Context: an optimization exercise on an open-source flow, tuned for small area. The choices shown serve that exercise and are no tape-out recipe. At most, simulation tests tie the RTL to the original design; equivalence was not proved. The series may have gaps, and a smaller design here may also do less where the tests do not look. The RTL of run 4 was laid out without a check of its function.

==> flow/design.v <==
`timescale 1ns / 1ps
module had4x4(
    input clk,
    input [31:0] cur_data0,
    input [31:0] cur_data1,
    input [31:0] cur_data2,
    input [31:0] cur_data3,
    input [31:0] ref_data0,
    input [31:0] ref_data1,
    input [31:0] ref_data2,
    input [31:0] ref_data3,
    output logic [15:0] had_4x4
    );
logic signed [8:0] diff [0:15];
logic signed [15:0] m1 [0:15];
logic signed [15:0] d1 [0:15];
logic signed [15:0] m2 [0:15];
logic signed [15:0] d2 [0:15];
logic [15:0] abs_d2 [0:15];
logic [15:0] tmp_had_4x4;
integer i;
logic [14:0] abs0;
logic [14:0] abs1;
logic [14:0] abs2;
logic [14:0] abs3;
logic [14:0] abs4;
always_comb
begin
    diff[0] = ref_data0[31:24] - cur_data0[31:24];
    diff[1] = ref_data0[23:16] - cur_data0[23:16];
    diff[2] = ref_data0[15:8] - cur_data0[15:8];
    diff[3] = ref_data0[7:0] - cur_data0[7:0];
    diff[4] = ref_data1[31:24] - cur_data1[31:24];
    diff[5] = ref_data1[23:16] - cur_data1[23:16];
    diff[6] = ref_data1[15:8] - cur_data1[15:8];
    diff[7] = ref_data1[7:0] - cur_data1[7:0];
    diff[8] = ref_data2[31:24] - cur_data2[31:24];
    diff[9] = ref_data2[23:16] - cur_data2[23:16];
    diff[10] = ref_data2[15:8] - cur_data2[15:8];
    diff[11] = ref_data2[7:0] - cur_data2[7:0];
    diff[12] = ref_data3[31:24] - cur_data3[31:24];
    diff[13] = ref_data3[23:16] - cur_data3[23:16];
    diff[14] = ref_data3[15:8] - cur_data3[15:8];
    diff[15] = ref_data3[7:0] - cur_data3[7:0];
end
always_comb
begin
  m1[ 0]= diff[ 0] + diff[12];
  m1[ 1]= diff[ 1] + diff[13];
  m1[ 2]= diff[ 2] + diff[14];
  m1[ 3]= diff[ 3] + diff[15];
  m1[ 4]= diff[ 4] + diff[ 8];
  m1[ 5]= diff[ 5] + diff[ 9];
  m1[ 6]= diff[ 6] + diff[10];
  m1[ 7]= diff[ 7] + diff[11];
  m1[ 8]= diff[ 4] - diff[ 8];
  m1[ 9]= diff[ 5] - diff[ 9];
  m1[10]= diff[ 6] - diff[10];
  m1[11]= diff[ 7] - diff[11];
  m1[12]= diff[ 0] - diff[12];
  m1[13]= diff[ 1] - diff[13];
  m1[14]= diff[ 2] - diff[14];
  m1[15]= diff[ 3] - diff[15];
end
always_comb
begin
  d1[ 0] = m1[ 0] + m1[ 4];
  d1[ 1] = m1[ 1] + m1[ 5];
  d1[ 2] = m1[ 2] + m1[ 6];
  d1[ 3] = m1[ 3] + m1[ 7];
  d1[ 4] = m1[ 8] + m1[12];
  d1[ 5] = m1[ 9] + m1[13];
  d1[ 6] = m1[10] + m1[14];
  d1[ 7] = m1[11] + m1[15];
  d1[ 8] = m1[ 0] - m1[ 4];
  d1[ 9] = m1[ 1] - m1[ 5];
  d1[10] = m1[ 2] - m1[ 6];
  d1[11] = m1[ 3] - m1[ 7];
  d1[12] = m1[12] - m1[ 8];
  d1[13] = m1[13] - m1[ 9];
  d1[14] = m1[14] - m1[10];
  d1[15] = m1[15] - m1[11];
end
always_ff @(posedge clk)
begin
  m2[ 0] <= d1[ 0] + d1[ 3];
  m2[ 1] <= d1[ 1] + d1[ 2];
  m2[ 2] <= d1[ 1] - d1[ 2];
  m2[ 3] <= d1[ 0] - d1[ 3];
  m2[ 4] <= d1[ 4] + d1[ 7];
  m2[ 5] <= d1[ 5] + d1[ 6];
  m2[ 6] <= d1[ 5] - d1[ 6];
  m2[ 7] <= d1[ 4] - d1[ 7];
  m2[ 8] <= d1[ 8] + d1[11];
  m2[ 9] <= d1[ 9] + d1[10];
  m2[10] <= d1[ 9] - d1[10];
  m2[11] <= d1[ 8] - d1[11];
  m2[12] <= d1[12] + d1[15];
  m2[13] <= d1[13] + d1[14];
  m2[14] <= d1[13] - d1[14];
  m2[15] <= d1[12] - d1[15];
end
always_comb
begin
  d2[ 0] = m2[ 0] + m2[ 1];
  d2[ 1] = m2[ 0] - m2[ 1];
  d2[ 2] = m2[ 2] + m2[ 3];
  d2[ 3] = m2[ 3] - m2[ 2];
  d2[ 4] = m2[ 4] + m2[ 5];
  d2[ 5] = m2[ 4] - m2[ 5];
  d2[ 6] = m2[ 6] + m2[ 7];
  d2[ 7] = m2[ 7] - m2[ 6];
  d2[ 8] = m2[ 8] + m2[ 9];
  d2[ 9] = m2[ 8] - m2[ 9];
  d2[10] = m2[10] + m2[11];
  d2[11] = m2[11] - m2[10];
  d2[12] = m2[12] + m2[13];
  d2[13] = m2[12] - m2[13];
  d2[14] = m2[14] + m2[15];
  d2[15] = m2[15] - m2[14];
end
always_ff @(posedge clk)
begin
  for(i = 0; i < 16; i++)
  begin
    if(d2[i] < 0)
    begin
        abs_d2[i] <= 0 - d2[i];
    end
    else
        abs_d2[i] <= d2[i];
  end
end
always_comb 
begin
    abs0 = abs_d2[1] + abs_d2[2] + abs_d2[3];
    abs1 = abs_d2[4] + abs_d2[5] + abs_d2[6];
    abs2 = abs_d2[7] + abs_d2[8] + abs_d2[9];
    abs3 = abs_d2[10]+ abs_d2[11] + abs_d2[12];
    abs4 = abs_d2[13] + abs_d2[14] + abs_d2[15];
    tmp_had_4x4 = (abs_d2[0] >> 2) + abs0 + abs1 + abs2 + abs3 + abs4;
end
always_ff @(posedge clk)
begin
    had_4x4 <= tmp_had_4x4 + 1 >> 1;
end    
endmodule
`timescale 1ns / 1ps
module rdcost_unit(
    input clk,
    input first,
    input start_cost,
    input last,
    input [20:0] bits,
    input [31:0] cur_data0,
    input [31:0] cur_data1,
    input [31:0] cur_data2,
    input [31:0] cur_data3,
    input [31:0] ref_data0,
    input [31:0] ref_data1,
    input [31:0] ref_data2,
    input [31:0] ref_data3,
    input [8:0] lamb,
    output logic [20:0] rdcost,
    output logic rdcost_done
    );
logic [21:0] ahad;
logic [15:0] ahad_4x4;
always_ff @(posedge clk)
begin
        rdcost_done <= 0;
        if(start_cost)
        begin
            if(last)
            begin
                rdcost_done <= 1;
                ahad <= ahad + ahad_4x4;
            end
            else if(first)
            begin
                ahad <= {6'd0, ahad_4x4};
            end
            else
                ahad <= ahad + ahad_4x4;
        end
        else
        begin
            ahad <= ahad;
        end
end
had4x4 had(
.clk(clk), .cur_data0(cur_data0), .cur_data1(cur_data1), .cur_data2(cur_data2), .cur_data3(cur_data3),
.ref_data0(ref_data0), .ref_data1(ref_data1), .ref_data2(ref_data2),.ref_data3(ref_data3),.had_4x4(ahad_4x4)
    );
always_comb
begin
    if(rdcost_done)
        rdcost = ahad + lamb * bits;
    else
        rdcost = 0;
end
endmodule
==> flow/run.sh <==
#!/bin/bash
# synth_recipe.tcl (not shown) runs the flow's synth.tcl, then flattens the netlist and writes it again
# the make line also repeats each setting of config.mk as NAME=value (left out here)
make -C /OpenROAD-flow-scripts/flow DESIGN_CONFIG=/design/flow/config.mk WORK_HOME=/design/flow/orfs CLKGATE_MAP_FILE= SYNTH_SCRIPT=/design/flow/synth_recipe.tcl finish
==> flow/config.mk <==
export PLATFORM = sky130hd
export DESIGN_NAME = rdcost_unit
export DESIGN_NICKNAME = rdcost_unit
export VERILOG_FILES = /design/flow/design.v
export SDC_FILE = /design/flow/constraint.sdc
export NUM_CORES = 4
export LEC_CHECK = 0
export CAP_MARGIN = 20
export CORE_MARGIN = 2
export CORE_UTILIZATION = 40
export SLEW_MARGIN = 20
==> flow/constraint.sdc <==
create_clock -name core_clock -period 12.0 [get_ports {clk}]
set_input_delay 2.4000 -clock core_clock [delete_from_list [all_inputs] [get_ports {clk}]]
set_output_delay 2.4000 -clock core_clock [all_outputs]
set_load 0.01 [all_outputs]
run_1/detail.png
Window x 288 to 328, y 83 to 123 um. Cells in grey, sequential cells in the stronger grey; small squares are vias.
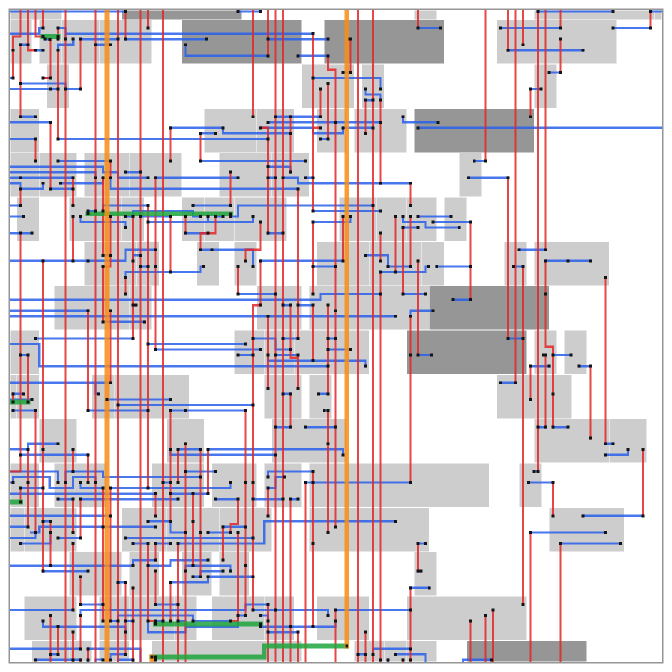
legend:
  green:
    layer: metal 3
  orange:
    layer: metal 4
  blue:
    layer: metal 1
  red:
    layer: metal 2
cells with their middle in the window: 91
sequential cells in the window: 5
most frequent: inv_1 (15), xnor2_1 (11), ha_1 (8)
netlist names of flops here include: `had.abs_d2` (4), `had.m2` (1)

run_1/worst_path.png
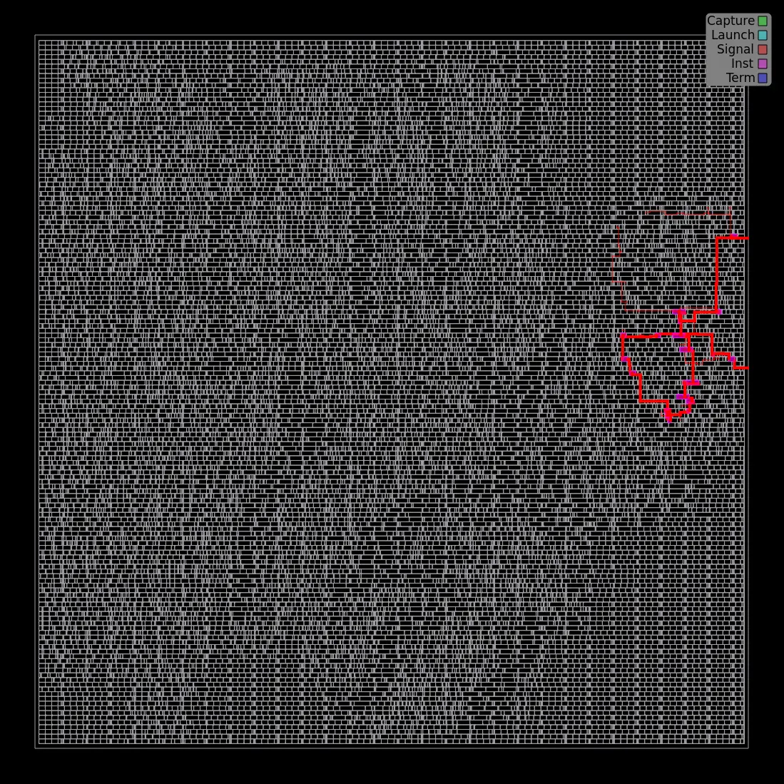
Finished Core Util: 0.4447
setup TNS: 0 ns
Final WS setup: 0.4469 ns

run_1/congestion.png
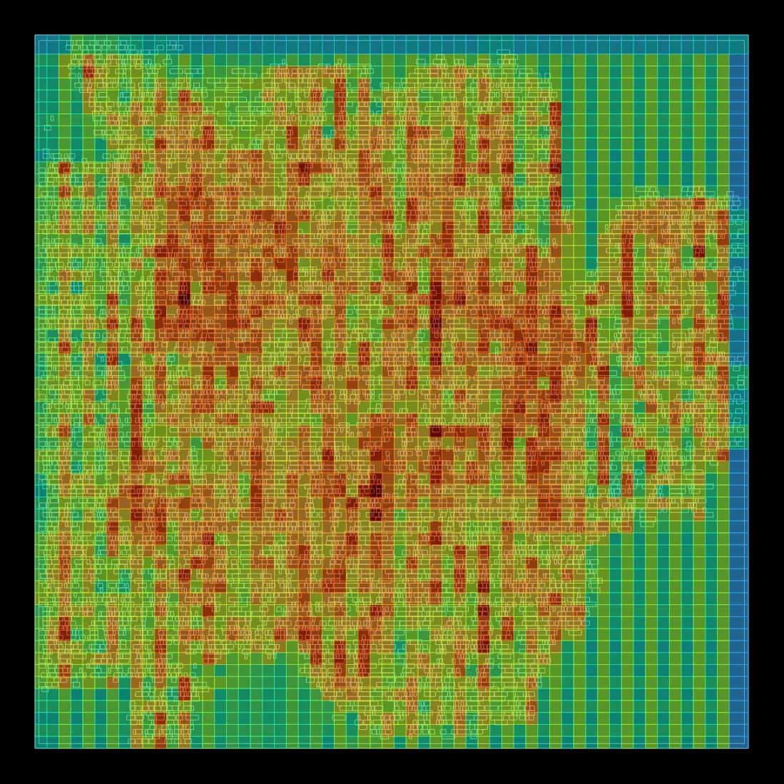
Total Routing Usage GR: 0.2253
met1 usage: 0.2930

==> impl_metrics.ini, run 1 <==
[synth]
yosys.area_share.simple = 0.1281
synthMuxAreaShare = 0.003207
yosys_warnings = 8
synthAdderAreaFrac = 0.2992
netlist_area_um2 = 66320
ys_seq_area_frac = 0.1583
syn-num-nets = 9710
ys_ff_latch = 514
synth_top_family_by_area = adder cells
avgSynthCellArea_um2 = 8.257
synth_cell_types = 97
synthCells = 8032
async_flop_share = 0
ys.flop_type = dfxtp_1
synth_compound_area_frac = 0.1862
synth_edf_count = 21
yosys.area_share.xor_xnor = 0.1463

[place]
place_inst = 10340
post-place-ws_ns = 0.4743
port_buffers = 311

[worst_hold_path]
holdPathStages = 2
min-delay-start = had.had_4x4[11]
hold_end = ahad[11]
hold_path_class = flop to flop

[die]
initial_core_util = 0.4024
die_area_um2 = 169100
fp-row-count = 149
dieHeight_um = 411.2
die_w_um = 411.2
io_pins = 312
coreArea_um2 = 164800

[detailed_routing]
wl_um = 195600
drc = 0
vias = 53970
viasPerCell = 5.169
first_iter_violations = 3364
drt_first_pass_iters = 6
ant_nets = 0
wire_per_inst_um = 18.73

[timing]
worst_pin_slew_ns = 1.195
fin_crit_ns = 11.55
fmax_ghz = 0.08656
rsz0062_at_grt = false
finClkSkew_ns = 0.02690
fin_crit_sh = 0.9628
drv_slew = 0
finalHoldViolCount = 0

[global_routing]
grt_max_degree = 23
grt_pass1_vias = 52530
antenna_found_initial = 4
gr-total-overflow = 0
grt_pass1_wl_um = 299400

[critical_path]
timing.rr.start = had.abs_d2[12][0]
worstPathRequired_ns = 9.60
crit_chain = clkdlybuf4s50_1 -> buf_4 -> nand2_1 -> fa_1 -> fa_1 -> fa_1 -> fa_1 -> inv_1 -> fa_1 -> ha_1 -> nor3_1 -> nor2b_1 -> a22oi_1 -> o21ai_0 -> o211a_1 -> a41o_1 -> o41ai_1 -> xnor2_1 -> nor2_1 -> clkdlybuf4s50_1
start_kind = input port
cpPeakStageDelay_ns = 0.91
path_class = input port to primary output
path_max_fanout = 13
crit_buf_inv = 4
cp_top_family = adder cells
arrival_ns = 9.15
rrSetupSlack_ns = 4.76
r2r_end = had.had_4x4[14]
cp_slowest_cell = clkdlybuf4s50_1
end_kind = primary output
r2r_cells = 28

[clocking]
numCtsBuffers = 56
clk_pin_slew_ns = 0.06
clkSinkCount = 514
postCtsSetupBuffers = 0
cts_tree = built
insertion_delay_ns = 0.66
root_buffer = clkbuf_16
clock_path_buffers = 3
postCtsHoldBufs = 0
ctsResizeCount = 0
htree_levels = 2

[run_status]
outcome = finished clean

[finish]
nNetsFinal = 9886
stdcell_count = 10440
layout-area-overhead-vs-synth_pct = 10.51
drive_above_1_share = 0.02339

[run]
cap_violations = 0
[run 1: cell type report]
cell class	instances	area [um2]
Clock inverter	29	372.9
Multi-Input combinational cell	6165	50650
Fill cell	16420	91510
Clock buffer	71	1519
Antenna cell	2	5.005
Tap cell	2189	2739
Inverter	1148	4309
Timing Repair Buffer	323	3198
Sequential cell	514	10500
[run 1: placed cells by master (no fill, tap or decap), drive strengths merged, types with 79 or more instances in the layout]
cell type,Yosys,routed
xnor2,749,749
a21oi,582,582
nand3,95,95
fa,330,330
xor2,351,351
dfxtp,493,493
nor2b,94,94
nor3,195,195
o31ai,79,79
o21ai,274,274
and2,87,87
nand2,361,361
inv,1148,1158
nor2,604,604
o21bai,252,252
nand2b,92,92
clkdlybuf4s50,0,310
ha,1058,1058
a21o,177,177
[run 1: registers in the layout, indices dropped and copies added (netlist names)]
| register | cells |
|---|---|
| rdcost_done | 1 |
| had.had_4x4 | 16 |
| had.abs_d2 | 228 |
| had.m2 | 248 |
| ahad | 21 |
[run 1: tightest hold or removal path, stage by stage, from the launching register on]
cell,delay (ns)
dfxtp_1,0.33
nand2_1,0.05
o31ai_1,0.05
[run 1: cell usage after synthesis (177+ instances only)]
master	number	area, um2
a21o_1	177	1329
a21oi_1	582	2913
dfxtp_1	493	9869
fa_1	330	6606
ha_1	1058	13240
inv_1	1147	4305
nand2_1	361	1355
nor2_1	604	2267
nor3_1	193	965.9
o21ai_0	262	1311
o21bai_1	252	1892
xnor2_1	748	6551
xor2_1	350	3065
[run 1: per-layer routing]
metal | global-route usage | vias to the layer above | share of wire
met5 | 0 | - | 0
met4 | 0.06372 | 0 | 0.031
met3 | 0.01885 | 210 | 0.037
met2 | 0.3964 | 1191 | 0.48
met1 | 0.2930 | 25330 | 0.45
li1 | - | 27230 | -
[run 1: worst max-delay path by stage]
stage	startpoint	to	cells past startpoint	slack [ns]
floorplan	lamb[2]	rdcost[20]	19	1.92
global placement	lamb[2]	rdcost[20]	20	0.51
detailed placement	lamb[2]	rdcost[20]	20	0.47
CTS	lamb[2]	rdcost[20]	20	0.44
global route	lamb[2]	rdcost[20]	20	0.07
finish	lamb[2]	rdcost[20]	20	0.45
[run 1: metrics by stage]
stage	area [um2]	hold slack, ns
6_report	73290	0.5362
5_1_grt	73290	0.5563
3_5_place_dp	71380	0.5212
3_3_place_gp	71380	0.5074
4_1_cts	73280	0.5376
2_1_floorplan	66320	0.4952
run_1/wires.png
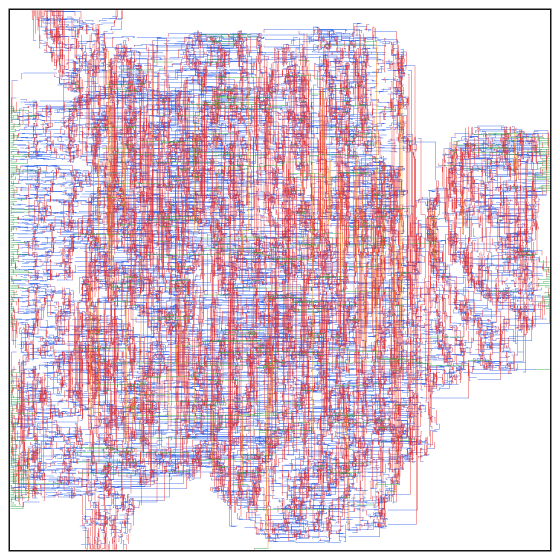

## Run 2: large edit since run 1, in outline
flow/design.v: 202 -> 3302 lines; modules unchanged: 0
  had4x4: edited, 146 -> 2501 lines
  rdcost_unit: edited, 54 -> 801 lines
==> flow/flow/run.sh (new file) <==
#!/bin/bash
# The standard layout (standard.sh) with two changes:
#  - Yosys's generic "abc -fast" pass in the coarse synthesis is skipped
#    (SYNTH_ARGS=-noabc), so the full adders written out in the RTL reach
#    extract_fa intact; the rest of synthesis is the standard script.
#  - the port buffers are the smallest buffer, sky130_fd_sc_hd__buf_1.
set -o pipefail
export SYNTH_ARGS="-noabc"
export BUFFER_PORTS_ARGS="-buffer_cell sky130_fd_sc_hd__buf_1"
bash standard.sh > standard.log 2>&1
==> flow/standard.sh (new file) <==
#!/bin/bash
# synth_recipe.tcl (not shown) runs the flow's synth.tcl, then flattens the netlist and writes it again
# the make line also repeats each setting of config.mk as NAME=value (left out here)
make -C /OpenROAD-flow-scripts/flow DESIGN_CONFIG=/design/flow/config.mk WORK_HOME=/design/flow/orfs CLKGATE_MAP_FILE= SYNTH_SCRIPT=/design/flow/synth_recipe.tcl "${@:-finish}"
removed: flow/run.sh
run_2/wires.png
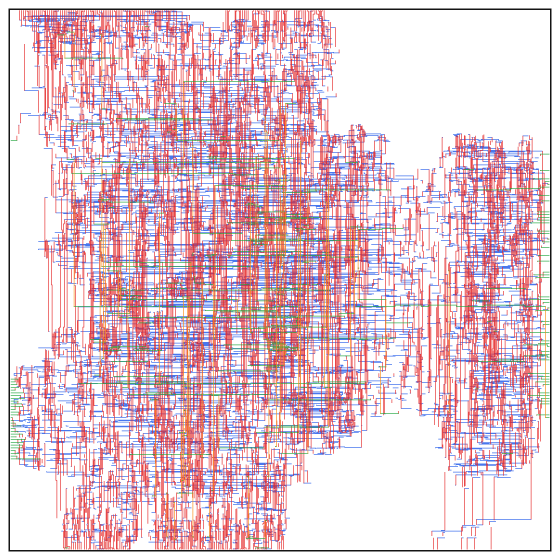
legend:
  red:
    layer: metal 2
    wire_length: 42.6 mm
  green:
    layer: metal 3
    wire_length: 3440 um
  orange:
    layer: metal 4
    wire_length: 3330 um
  blue:
    layer: metal 1
    wire_length: 31.3 mm
vias: 19340
Total Routing Usage GR: 0.2350
final WL: 80650 um

run_2/detail.png
Window x 181 to 221, y 47 to 87 um. Cells in grey, sequential cells in the stronger grey; small squares are vias.
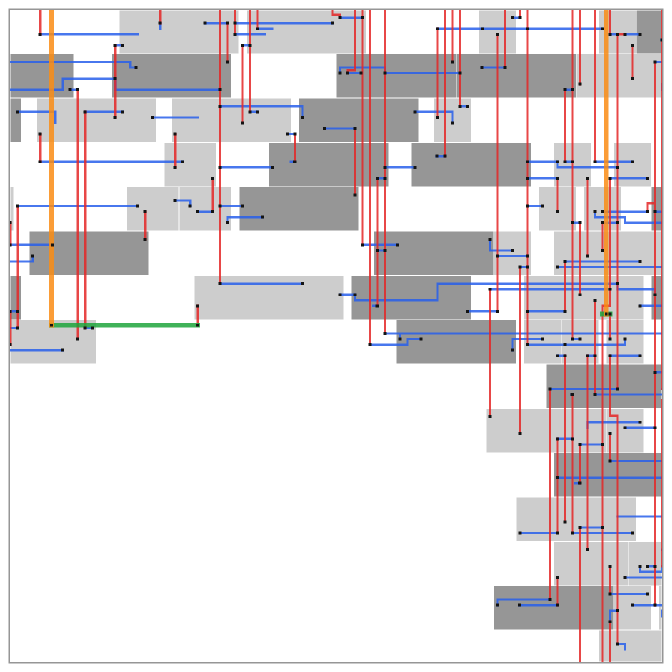
legend:
  blue:
    layer: metal 1
  red:
    layer: metal 2
  green:
    layer: metal 3
  orange:
    layer: metal 4
sequential cells in the window: 15
most frequent: dfxtp_1 (15), and2_1 (14), fa_1 (11)
netlist names of flops here include: `hq2` (6), `ahad` (3), `cs_q` (3)
cells with their middle in the window: 45

==> run 2 against run 1 <==
Sequential cell count shrank 413. Routed wire length down 59%. Critical path depth is 8 higher. Cell area down 54%. Core utilization up 4.3 points. Highest routed layer unchanged. Synthesized cell count decreased by 69%. Maximum frequency decreased by 1.9%.
==> impl_metrics.ini, run 2 <==
[finish]
layout-area-overhead-vs-synth_pct = 20.60
nNetsFinal = 4268
drive_above_1_share = 0.2056
largest_reg_flops = 53
mostFrequentLayoutCells = inv_1 (592), fa_1 (584), buf_4 (343)
largestRegisters = cs_q: 53 flops, ahad: 21 flops
top_register = cs_q

[global_routing]
grt_max_degree = 23
grt_pass1_wl_um = 126200
antenna_found_initial = 0
gr-total-overflow = 0

[synth]
ys_ff_latch = 101
ys.flop_type = dfxtp_1
yosys.area_share.xor_xnor = 0.06521
yosys_warnings = 1
synth_cell_types = 63
synth_edf_count = 0
synth_top_family_by_area = adder cells
synthTopCellsByCount = fa_1 (799), inv_1 (596), and2_1 (204), xor2_1 (155), dfxtp_1 (101)
synthCells = 2470
avgSynthCellArea_um2 = 11.26
ys_seq_area_frac = 0.07273
netlist_top_cells_area = fa_1 (58%), inv_1 (8.0%), dfxtp_1 (7.3%)
synth_top_area_frac = 0.5753
yosys.area.top_type = fa_1
synthAdderAreaFrac = 0.6206
syn-num-nets = 3649

[critical_path]
path_max_fanout = 7
cp_num_cells = 28
cpPeakStageDelay_ns = 0.64
r2r_end = ahad[20]
critPathLaunch = cur_data0[24]
start_kind = input port
timing.rr.start = hq2[0]
crit_buf_inv = 5
arrival_ns = 11.99
worstPathRequired_ns = 12.22
cp_top_family = adder cells
rrSetupSlack_ns = 5.02
worstSetupEndpoint = cs_q[11]
path_class = input port to flop

[die]
die_area_um2 = 71630
die_w_um = 267.6
coreArea_um2 = 68710
dieHeight_um = 267.6
io_pins = 312
fp-row-count = 96

[run_status]
outcome = finished clean

[clocking]
cts_tree = built
numCtsBuffers = 9
htree_levels = 3
clk_pin_slew_ns = 0.07
root_buffer = clkbuf_16
postCtsHoldBufs = 0
insertion_delay_ns = 0.35
clkSinkCount = 101
clock_path_buffers = 2

[place]
dpl_cell_area_um2 = 32370
place_inst = 3991
port_buffers = 311
post-place-ws_ns = -0.6478

[detailed_routing]
drc = 0
wire_per_inst_um = 20.04
first_iter_violations = 1055
drt_first_pass_iters = 6
viasPerCell = 4.806
ant_nets = 0

[timing]
finClkSkew_ns = 0.01484
holdWs_ns = 0.3269
drv_slew = 0
finalHoldViolCount = 0
fin_crit_sh = 0.9809
worst_pin_slew_ns = 0.9198
fmax_ghz = 0.08495

[worst_hold_path]
hold_path_class = flop to flop

[run]
cap_violations = 0
run_2/worst_path.png
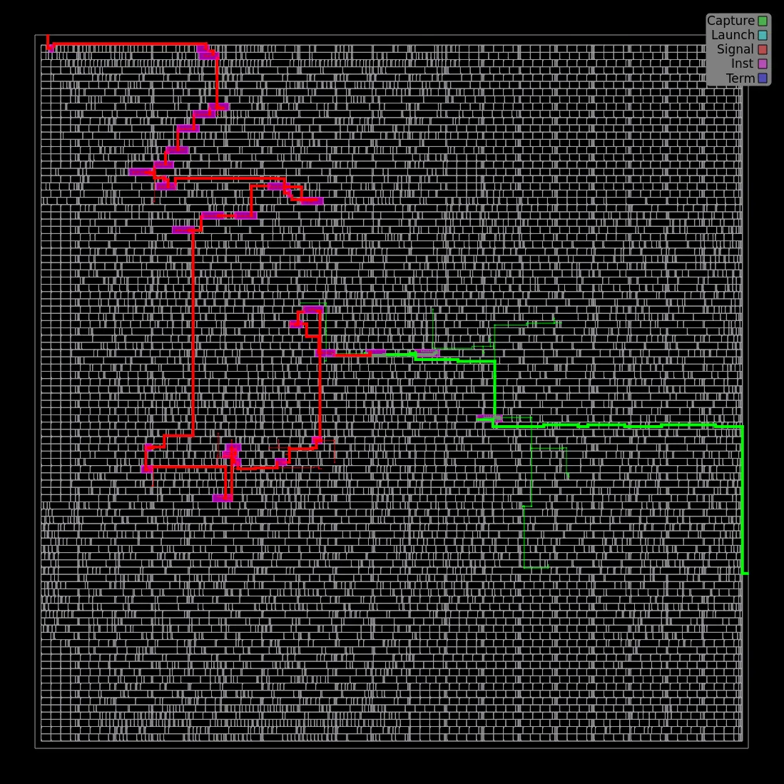
Final WS setup: 0.2286 ns
final worst path period need: 11.77 ns
Layout Cells excl Fill: 4024
Finished Core Util: 0.4880

[run 2: cell count changes after synthesis, moves of 469 or more]
cell	delta
nor2_1	-589
fa_1	+469
ha_1	-968
xnor2_1	-696
inv_1	-551
a21oi_1	-572
[run 2: cell families after synthesis]
kind of cell	Yosys count
compound gates	200
xor+xnor	207
fa+ha+maj	902
buf+inv	655
flops	101
mux	77
simple gates	328
[run 2: per-layer routing]
metal / up-vias / GRT usage / wire [um]
li1: 8623 / - / -
met1: 10150 / 0.2897 / 31280
met2: 433 / 0.4282 / 42590
met3: 130 / 0.02703 / 3444
met4: 0 / 0.07549 / 3334
met5: - / 0 / 0
[run 2: layout make-up]
cell class              instances  area, um2
fillers                      6472      35180
clock buffers                  10      229.0
multi-input cells            1714      23960
clock inverters                 5      57.56
inverters                     601       2256
repair buffers                662       3835
flip-flops and latches        101       2022
well taps                     931       1165
[run 2: how the worst min path moves through the flow]
stage | from | end | slack, ns | cells after the start
floorplan | hq1[0] | hq2[0] | 0.31 | 0
global placement | hq1[10] | hq2[10] | 0.31 | 0
detailed placement | hq1[0] | hq2[0] | 0.31 | 0
CTS | hq1[0] | hq2[0] | 0.33 | 0
global route | hq1[0] | hq2[0] | 0.33 | 0
finish | hq1[0] | hq2[0] | 0.33 | 0
[run 2: repair_timing]
item	in CTS	in global routing
cloned	0	2
buffers inserted	2	14
resized for setup	35	231
setup endpoints to repair	37	46
pin swaps	12	73
run_2/sizes.png
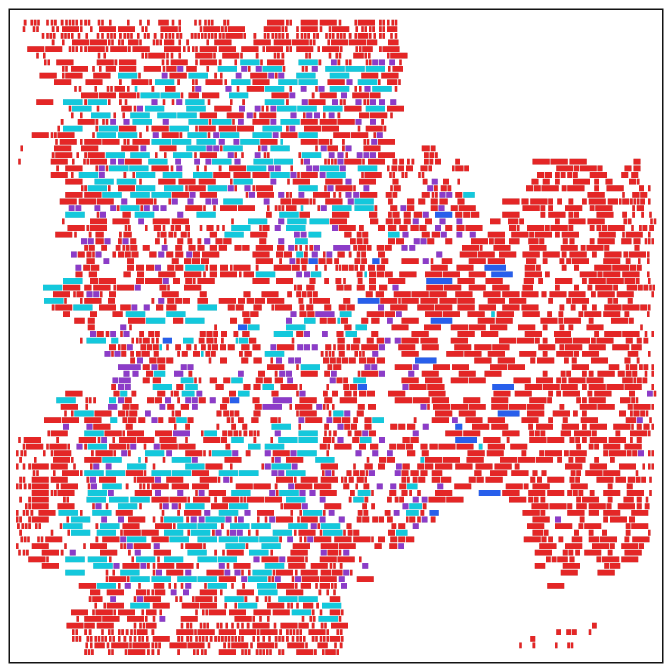

==> run 3: changes to the inputs <==
--- a/flow/config.mk
+++ b/flow/config.mk
@@ -9,3 +9,4 @@
 export CORE_MARGIN = 2
 export CORE_UTILIZATION = 40
+export GPL_TIMING_DRIVEN = 0
 export SLEW_MARGIN = 20
run_3/sizes.png
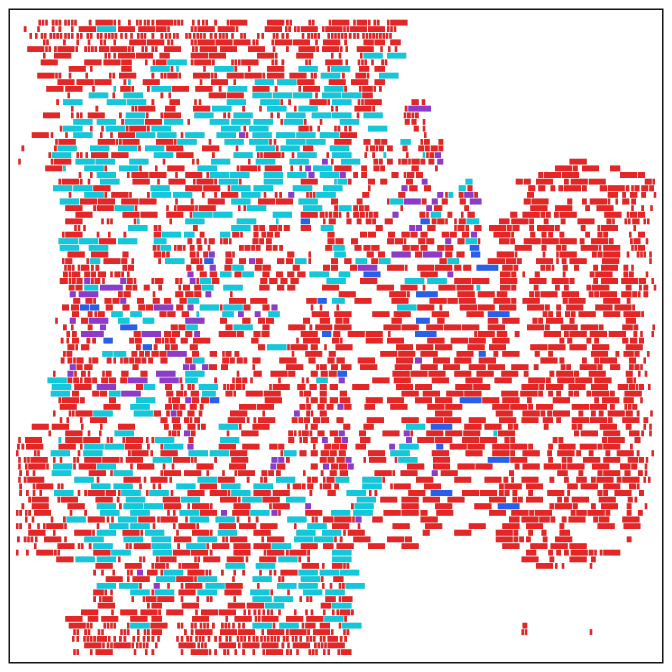
legend:
  blue:
    size: _6 and larger
    cells: 27
    share: 0.94%
  purple:
    size: _3 and _4 cells
    cells: 88
    share: 3.1%
  cyan:
    size: _2 cells
    cells: 322
    share: 11%
  red:
    size: _0 and _1 cells
    cells: 2424
    share: 85%

run_3/congestion.png
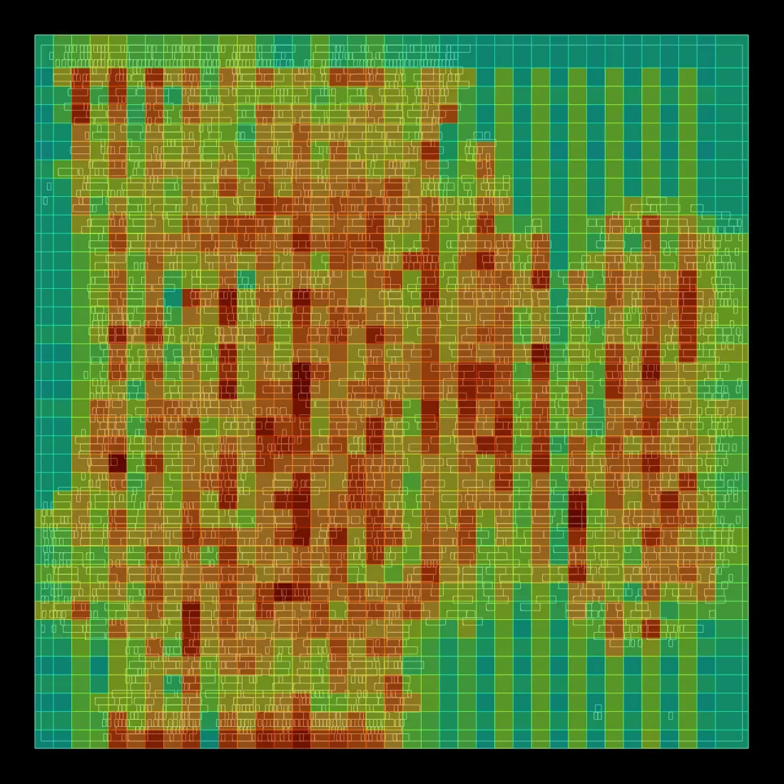
Total Routing Usage GR: 0.2236
routed len/inst: 20.47 um

==> run 3 against run 2 <==
Worst setup slack got worse by 0.057 ns. Maximum frequency shrank 0.48%. First-iteration DRC count shrank 23%. Global-route usage decreased by 1.1 points. Clock skew fell by 0.0027 ns. Critical path depth is 3 higher. Cell area decreased by 4.6%. Die area unchanged. Critical path type unchanged.
==> impl_metrics.ini, run 3 <==
[synth]
synth_cell_types = 63
synth_top_area_frac = 0.5753
synth_edf_count = 0
synthCells = 2470
syn-num-nets = 3649
async_flop_share = 0
yosys.area.top_type = fa_1
avgSynthCellArea_um2 = 11.26
netlist_area_um2 = 27800
synthTopCellsByCount = fa_1 (799), inv_1 (596), and2_1 (204), xor2_1 (155), dfxtp_1 (101)
ys_ff_latch = 101
synth_most_common_cell = fa_1
yosys_warnings = 1
ys_seq_area_frac = 0.07273

[finish]
mostFrequentLayoutCells = inv_1 (590), fa_1 (538), buf_1 (311)
largest_reg_flops = 53
nNetsFinal = 4035
antenna_cells = 0
largestRegisters = cs_q: 53 flops, ahad: 21 flops
layout-area-overhead-vs-synth_pct = 15.09

[critical_path]
critPathLaunch = ref_data2[24]
path_max_fanout = 4
path_class = input port to flop
cpPeakStageDelay_ns = 0.64
end_kind = flop
timing.rr.start = ahad[0]
worstPathRequired_ns = 12.21
start_kind = input port
cp_slowest_cell = fa_2

[worst_hold_path]
hold_path_class = flop to flop
min-delay-start = hq1[10]
holdPathStages = 0

[clocking]
insertion_delay_ns = 0.35
root_buffer = clkbuf_16
clkSinkCount = 101
htree_levels = 3
numCtsBuffers = 9
cts_tree = built

[global_routing]
grt_max_degree = 19
gr-total-overflow = 0
grt_pass1_vias = 21030
grt_pass1_wl_um = 118900

[place]
post-place-ws_ns = -1.064

[timing]
fmax_ghz = 0.08454
fin_crit_sh = 0.9857
finClkSkew_ns = 0.01213
slew_headroom = 0.4890
fin_ws_ns = 0.1720
worst_pin_slew_ns = 0.7666
finalHoldViolCount = 0
fin_crit_ns = 11.83
holdWs_ns = 0.3170

[run]
cap_violations = 0

[die]
initial_core_util = 0.4046
fp-row-count = 96
die_w_um = 267.6
coreArea_um2 = 68710
die_area_um2 = 71630
dieHeight_um = 267.6

[detailed_routing]
viasPerCell = 4.842
drt_first_pass_iters = 8
ant_nets = 0
first_iter_violations = 814

[run_status]
outcome = finished clean
run_3/metal_density.png
The bar under the picture is 100 um long. The die is cut into 27 by 27 equal tiles; black is low, pale yellow is high, scaled to the fullest tile. Values are wire area over tile area, all layers added.
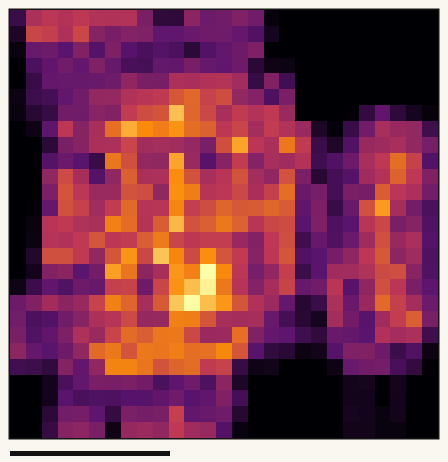
emptiest ninth of the die: upper right
fullest tile: 0.53
tiles over half the peak: 23%
densest ninth of the die: centre
vias: 18360
final WL: 77610 um

[run 3: critical path, delay by kind of cell]
family	cells	cell delay, ns
AOI/OAI and AO/OA	3	0.58
xor gates and xnor gates	1	0.16
adders and majority gates	17	7.80
buffers and inverters	9	0.93
muxes	1	0.16
[run 3: area by class of cell]
class                   count  area (um2)
clock buffers               9       225.2
inverters                 601        2256
repair buffers            378        1707
multi-input cells        1714       24270
clock inverters             7       60.06
plain buffers              51       292.8
flip-flops and latches    101        2022
fillers                  6537       36710
well taps                 931        1165
[run 3: cells by family (layout without fill, tap and decap cells)]
family	after synthesis	in the layout	synth area share
AND/OR/NAND/NOR	328	328	0.06886
AO/OA/AOI/OAI	200	200	0.05396
XOR/XNOR	207	207	0.06521
flip-flops	101	101	0.07273
multiplexers	77	77	0.02772
adder cells (fa/ha/maj)	902	902	0.6206
buffers and inverters	655	1046	0.09095
[run 3: timing repair]
item                                    CTS  global route
pin swaps                                42           122
cloned                                    1             0
hold endpoints to repair                  0             0
endpoints found under the setup margin   43            44
resized for setup                       137           218
setup buffers                            25            41
hold buffers                              0             0
[run 3: layer usage]
metal	vias up	GRT usage	wire (um)
met2	412	0.4203	42350
met4	0	0.04968	2000
met1	9707	0.2681	29350
li1	8152	-	-
met5	-	0	0
met3	90	0.03328	3921
[run 3: final timing paths]
| kind | endpoint | slack [ns] |
|---|---|---|
| setup reg to reg | ahad[20] | 5.05 |
| setup / recovery | cs_q[15] | 0.17 |
| hold / removal | hq2[10] | 0.32 |
| hold reg to reg | hq2[10] | 0.32 |
[run 3: stage by stage]
step	area (um2)	instances	utilization	TNS, ns
after global placement	30130	3712	0.4386	-24.43
after global routing	32000	3792	0.4657	-0.2657
after detailed placement	30130	3712	0.4386	-28.89
final	32000	3792	0.4657	0
after floorplan	27800	2470	-	0
after CTS	31040	3753	0.4517	-0.02415
run_3/worst_path.png
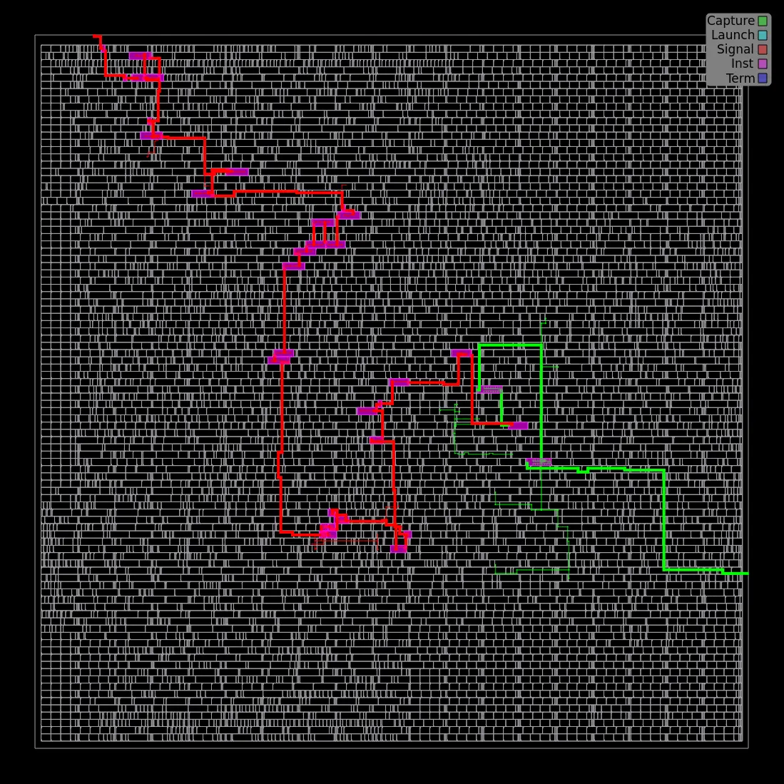

## Run 4: large edit since run 3, in outline
flow/design.v: 3302 -> 3379 lines; modules unchanged: 1
  had4x4: edited, 2501 -> 2578 lines
run_4/worst_path.png
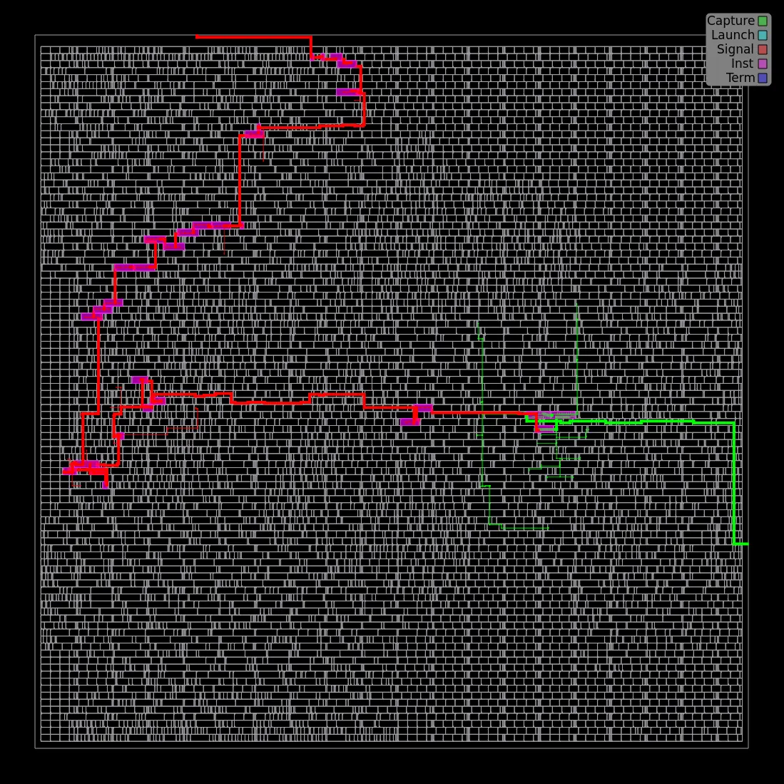
Layout Cells excl Fill: 4239
final worst path period need: 11.76 ns
Final WS setup: 0.2396 ns

run_4/detail.png
Window x 187 to 227, y 49 to 89 um. Cells in grey, sequential cells in the stronger grey; small squares are vias.
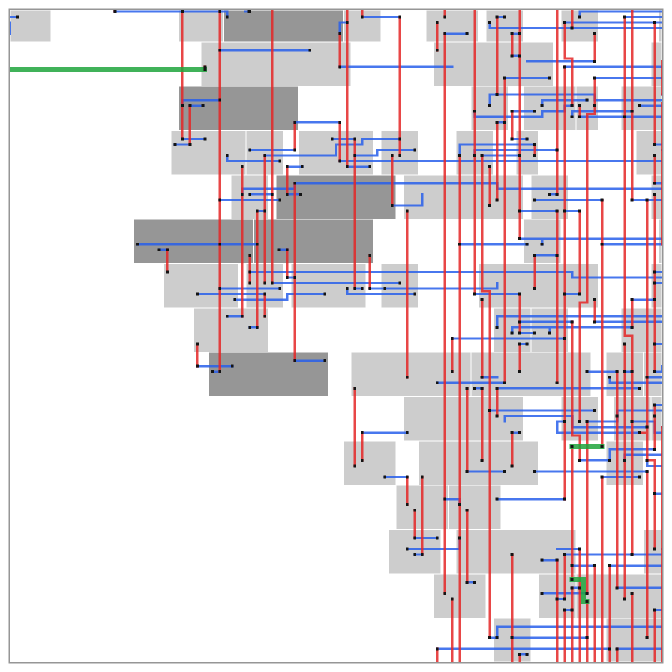
legend:
  green:
    layer: metal 3
  blue:
    layer: metal 1
  red:
    layer: metal 2
sequential cells in the window: 6
netlist names of flops here include: `ahad` (6)
cells with their middle in the window: 53
most frequent: and2_1 (20), xnor2_1 (9), fa_1 (9)

==> run 4 against run 3 <==
Still clean. Final cell count increased by 12%. Hold slack improved by 0.0067 ns. Cell area increased by 5.4%. Non-clock buffer count increased by 28. Clock skew decreased by 0.0061 ns. Critical path depth decreased by 2. Synthesized cell count increased by 18%. Maximum frequency increased by 0.58%. Global-route usage increased by 0.81 points. Sequential cell count unchanged. Core utilization decreased by 0.48 points.
==> impl_metrics.ini, run 4 <==
[run_status]
outcome = finished clean

[timing]
drv_slew = 0
fin_crit_sh = 0.9800
slew_headroom = 0.2348
rsz0062_at_grt = true
holdWs_ns = 0.3237
fmax_ghz = 0.08503
finalSetupViolCount = 0
worst_pin_slew_ns = 1.136
finalHoldViolCount = 0
finClkSkew_ns = 0.005983

[place]
hpwl_um = 77600
dpl_cell_area_um2 = 32140
place_inst = 4185
port_buffers = 311
gp_congestion = 0.9645

[die]
dieHeight_um = 276.5
fp-row-count = 99
die_area_um2 = 76450
coreArea_um2 = 73210
io_pins = 312
die_w_um = 276.5
initial_core_util = 0.4057

[detailed_routing]
first_iter_violations = 1669
vias = 22020
wl_um = 87340
drt_first_pass_iters = 6
highest_layer = met4
viasPerCell = 5.194
m1WireLength_um = 36340
wire_per_inst_um = 20.60
drc = 0
wl_met3_um = 4358
route.met2.wl_um = 43490
ant_nets = 0

[critical_path]
path_class = input port to flop
start_kind = input port
end_kind = flop
path_max_fanout = 5
cpPeakStageDelay_ns = 0.66
r2r_cells = 22
worstPathRequired_ns = 12.20
cp_top_family = adder cells
cp_slowest_cell = fa_2
cp_num_cells = 29
crit_buf_inv = 6
cp_common_cell = fa_1
arrival_ns = 11.96

[clocking]
clock_path_buffers = 2
clk_pin_slew_ns = 0.07
root_buffer = clkbuf_16
insertion_delay_ns = 0.34
numCtsBuffers = 9
postCtsHoldBufs = 0
htree_levels = 3
clkSinkCount = 101
cts_tree = built

[finish]
final_common_cell = inv_1
top_register = cs_q
largestRegisters = cs_q: 53 flops, ahad: 21 flops
largest_reg_flops = 53
mostFrequentLayoutCells = inv_1 (601), fa_1 (548), buf_1 (317)
fillers = 7039
drive_above_1_share = 0.1333
nNetsFinal = 4453

[synth]
yosys_warnings = 1
synthCells = 2915
avgSynthCellArea_um2 = 10.19
ys_seq_area_frac = 0.06808
synth_edf_count = 0
yosys.area.top_type = fa_1
synth_most_common_cell = fa_1
syn-num-nets = 4094
synth_cell_types = 84
synthTopCellsByCount = fa_1 (799), inv_1 (606), and2_1 (216), nand2_1 (122), nor2_1 (122)
synth_top_area_frac = 0.5385
async_flop_share = 0
ys.flop_type = dfxtp_1
netlist_top_cells_area = fa_1 (54%), inv_1 (7.7%), dfxtp_1 (6.8%)
netlist_area_um2 = 29700
ys_ff_latch = 101

[global_routing]
gr-max-usage-layer = met2
met2_usage = 0.4011
use_met3 = 0.01487
grt_max_degree = 18
grt_util_met1 = 0.3137
grt_pass1_vias = 23490
grt_pass1_wl_um = 136000
antenna_found_initial = 1
grtUsageTotal = 0.2317
gr-total-overflow = 0

[run]
cap_violations = 0

[worst_hold_path]
hold_path_class = flop to flop
holdPathStages = 0
run_4/sizes.png
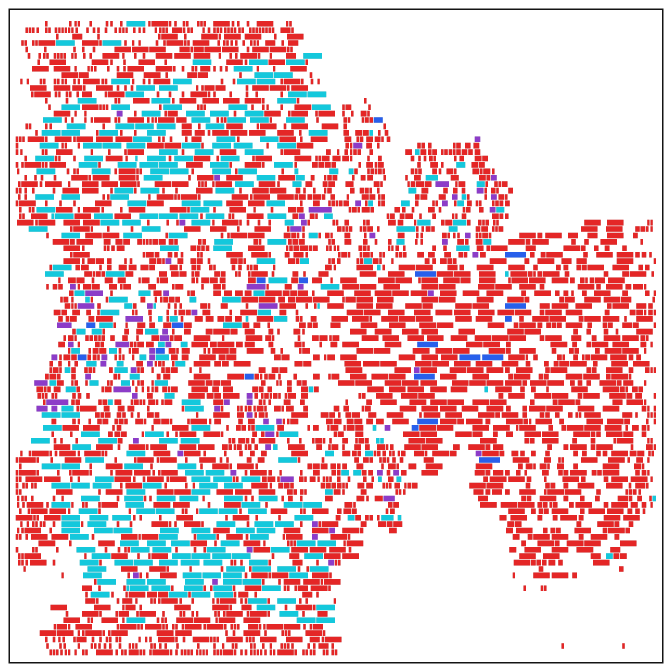
legend:
  blue:
    size: _6 and larger
    cells: 19
    share: 0.58%
  red:
    size: _0 and _1 cells
    cells: 2842
    share: 87%
  purple:
    size: _3 and _4 cells
    cells: 79
    share: 2.4%
  cyan:
    size: _2 cells
    cells: 339
    share: 10%
bufs w/o clock: 457
cell area after layout: 33740 um2
Area Overhead vs Synth: 13.60%

[run 4: cell count changes after synthesis, moves of 19 or more]
cell	delta
a21oi_1	+58
nand2_1	+75
mux2i_1	-37
nor2_1	+107
nand2b_1	+20
o22ai_1	-26
clkbuf_1	+54
o21ai_0	+31
nor3_1	+44
a221o_1	+21
a22oi_1	-23
xor2_1	-125
o211ai_1	+19
[run 4: cell families after synthesis]
group,synth area share
buffers and inverters,0.09146
multiplexers,0.01576
XOR/XNOR,0.02271
flip-flops,0.06808
adder cells (fa/ha/maj),0.5853
AO/OA/AOI/OAI,0.09883
AND/OR/NAND/NOR,0.1179
[run 4: area by class of cell]
class / instances / area (um2) / share of cell area
Tap cell: 959 / 1200 / 0.03556
Antenna cell: 1 / 2.502 / 0.00007416
Timing Repair Buffer: 360 / 1544 / 0.04576
Multi-Input combinational cell: 2096 / 25960 / 0.7693
Inverter: 609 / 2286 / 0.06775
Clock buffer: 9 / 225.2 / 0.006675
Sequential cell: 101 / 2022 / 0.05993
Clock inverter: 7 / 50.05 / 0.001483
Buffer: 97 / 455.4 / 0.01350
[run 4: through the flow]
| step | setup TNS (ns) | util | worst slack [ns] |
|---|---|---|---|
| after floorplan | 0 | - | 0.003267 |
| after global placement | -37.42 | 0.4390 | -1.114 |
| after detailed placement | -38.81 | 0.4390 | -1.160 |
| after CTS | 0 | 0.4490 | 0.001119 |
| after global routing | -0.1162 | 0.4609 | -0.04495 |
| final | 0 | 0.4609 | 0.2396 |
[run 4: worst paths after layout]
check	endpoint	slack [ns]	startpoint
worst max register to register	ahad[20]	5.12	ahad[0]
worst min register to register	hq2[7]	0.32	hq1[7]
worst max-delay path	cs_q[27]	0.24	ref_data0[0]
worst min-delay path	hq2[7]	0.32	hq1[7]
[run 4: timing repair]
action,CTS,global route
buffers inserted,15,34
pin swaps,36,90
endpoints found under the setup margin,44,41
resized for setup,140,219

==> notes/layouts.md <==
Pictures saved along the way, in no particular order.

Signal metal coverage by tile.
(a)
The bar under the picture is 100 um long. The die is cut into 21 by 21 equal tiles; black is low, pale yellow is high, scaled to the fullest tile. Values are wire area over tile area, all layers added.
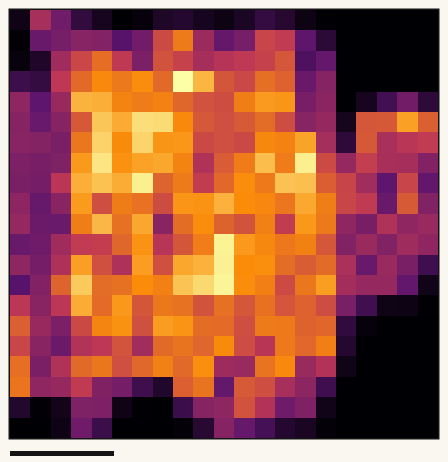
(b)
The bar under the picture is 100 um long. The die is cut into 28 by 28 equal tiles; black is low, pale yellow is high, scaled to the fullest tile. Values are wire area over tile area, all layers added.
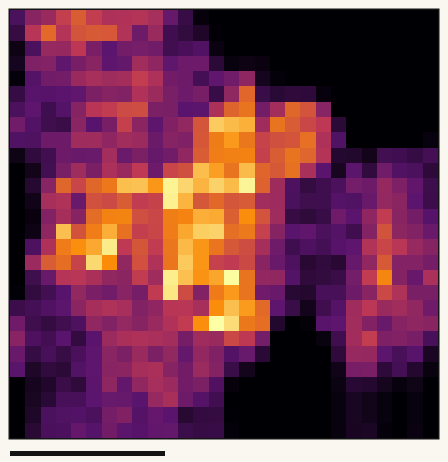
Of these, largest die: (a)
(a) comes from run 1.
(b) comes from run 4.

Key to (a):
nearly empty tiles: 14%
emptiest ninth of the die: lower right
fullest tile: 0.41
tiles over half the peak: 48%
mean over tiles: 0.18
densest ninth of the die: centre

re-timing with driven ports:
How much do the figures lean on ideal ports? The routed layouts below were timed once more, with nothing changed but the port constraints.
Step 1: set_driving_cell puts a clkbuf_16 on clk and a buf_2 on each other input, an assumption about the parent block.
Step 2 also shifts input and output timing later by t, the mid clock arrival at the registers, as if the neighbouring blocks saw the same clock.
Slacks: ideal ports / drivers / drivers and shift; pairs: ideal ports / drivers.
| run | shift t [ns] | setup slack, ns | worst setup path at the end | clock arrival spread, ns | cell pins on the clock port's net |
|---|---|---|---|---|---|
| run 1 | 0.713 | 0.447 / 0.418 / 0.418 | input to output | 0.030 / 0.030 | 1 |
| run 2 | 0.391 | 0.229 / 0.251 / -0.139 | input to register | 0.017 / 0.017 | 1 |
| run 3 | 0.384 | 0.172 / 0.190 / -0.194 | input to register | 0.012 / 0.012 | 1 |
| run 4 | 0.384 | 0.240 / 0.217 / -0.167 | input to register | 0.006 / 0.007 | 1 |
With both steps, setup timing fails in run 2, run 3 and run 4, where it was met with ideal ports. The setup slack of run 4, which loses most, moves by -0.023 ns with the drivers and by -0.407 ns with both steps.
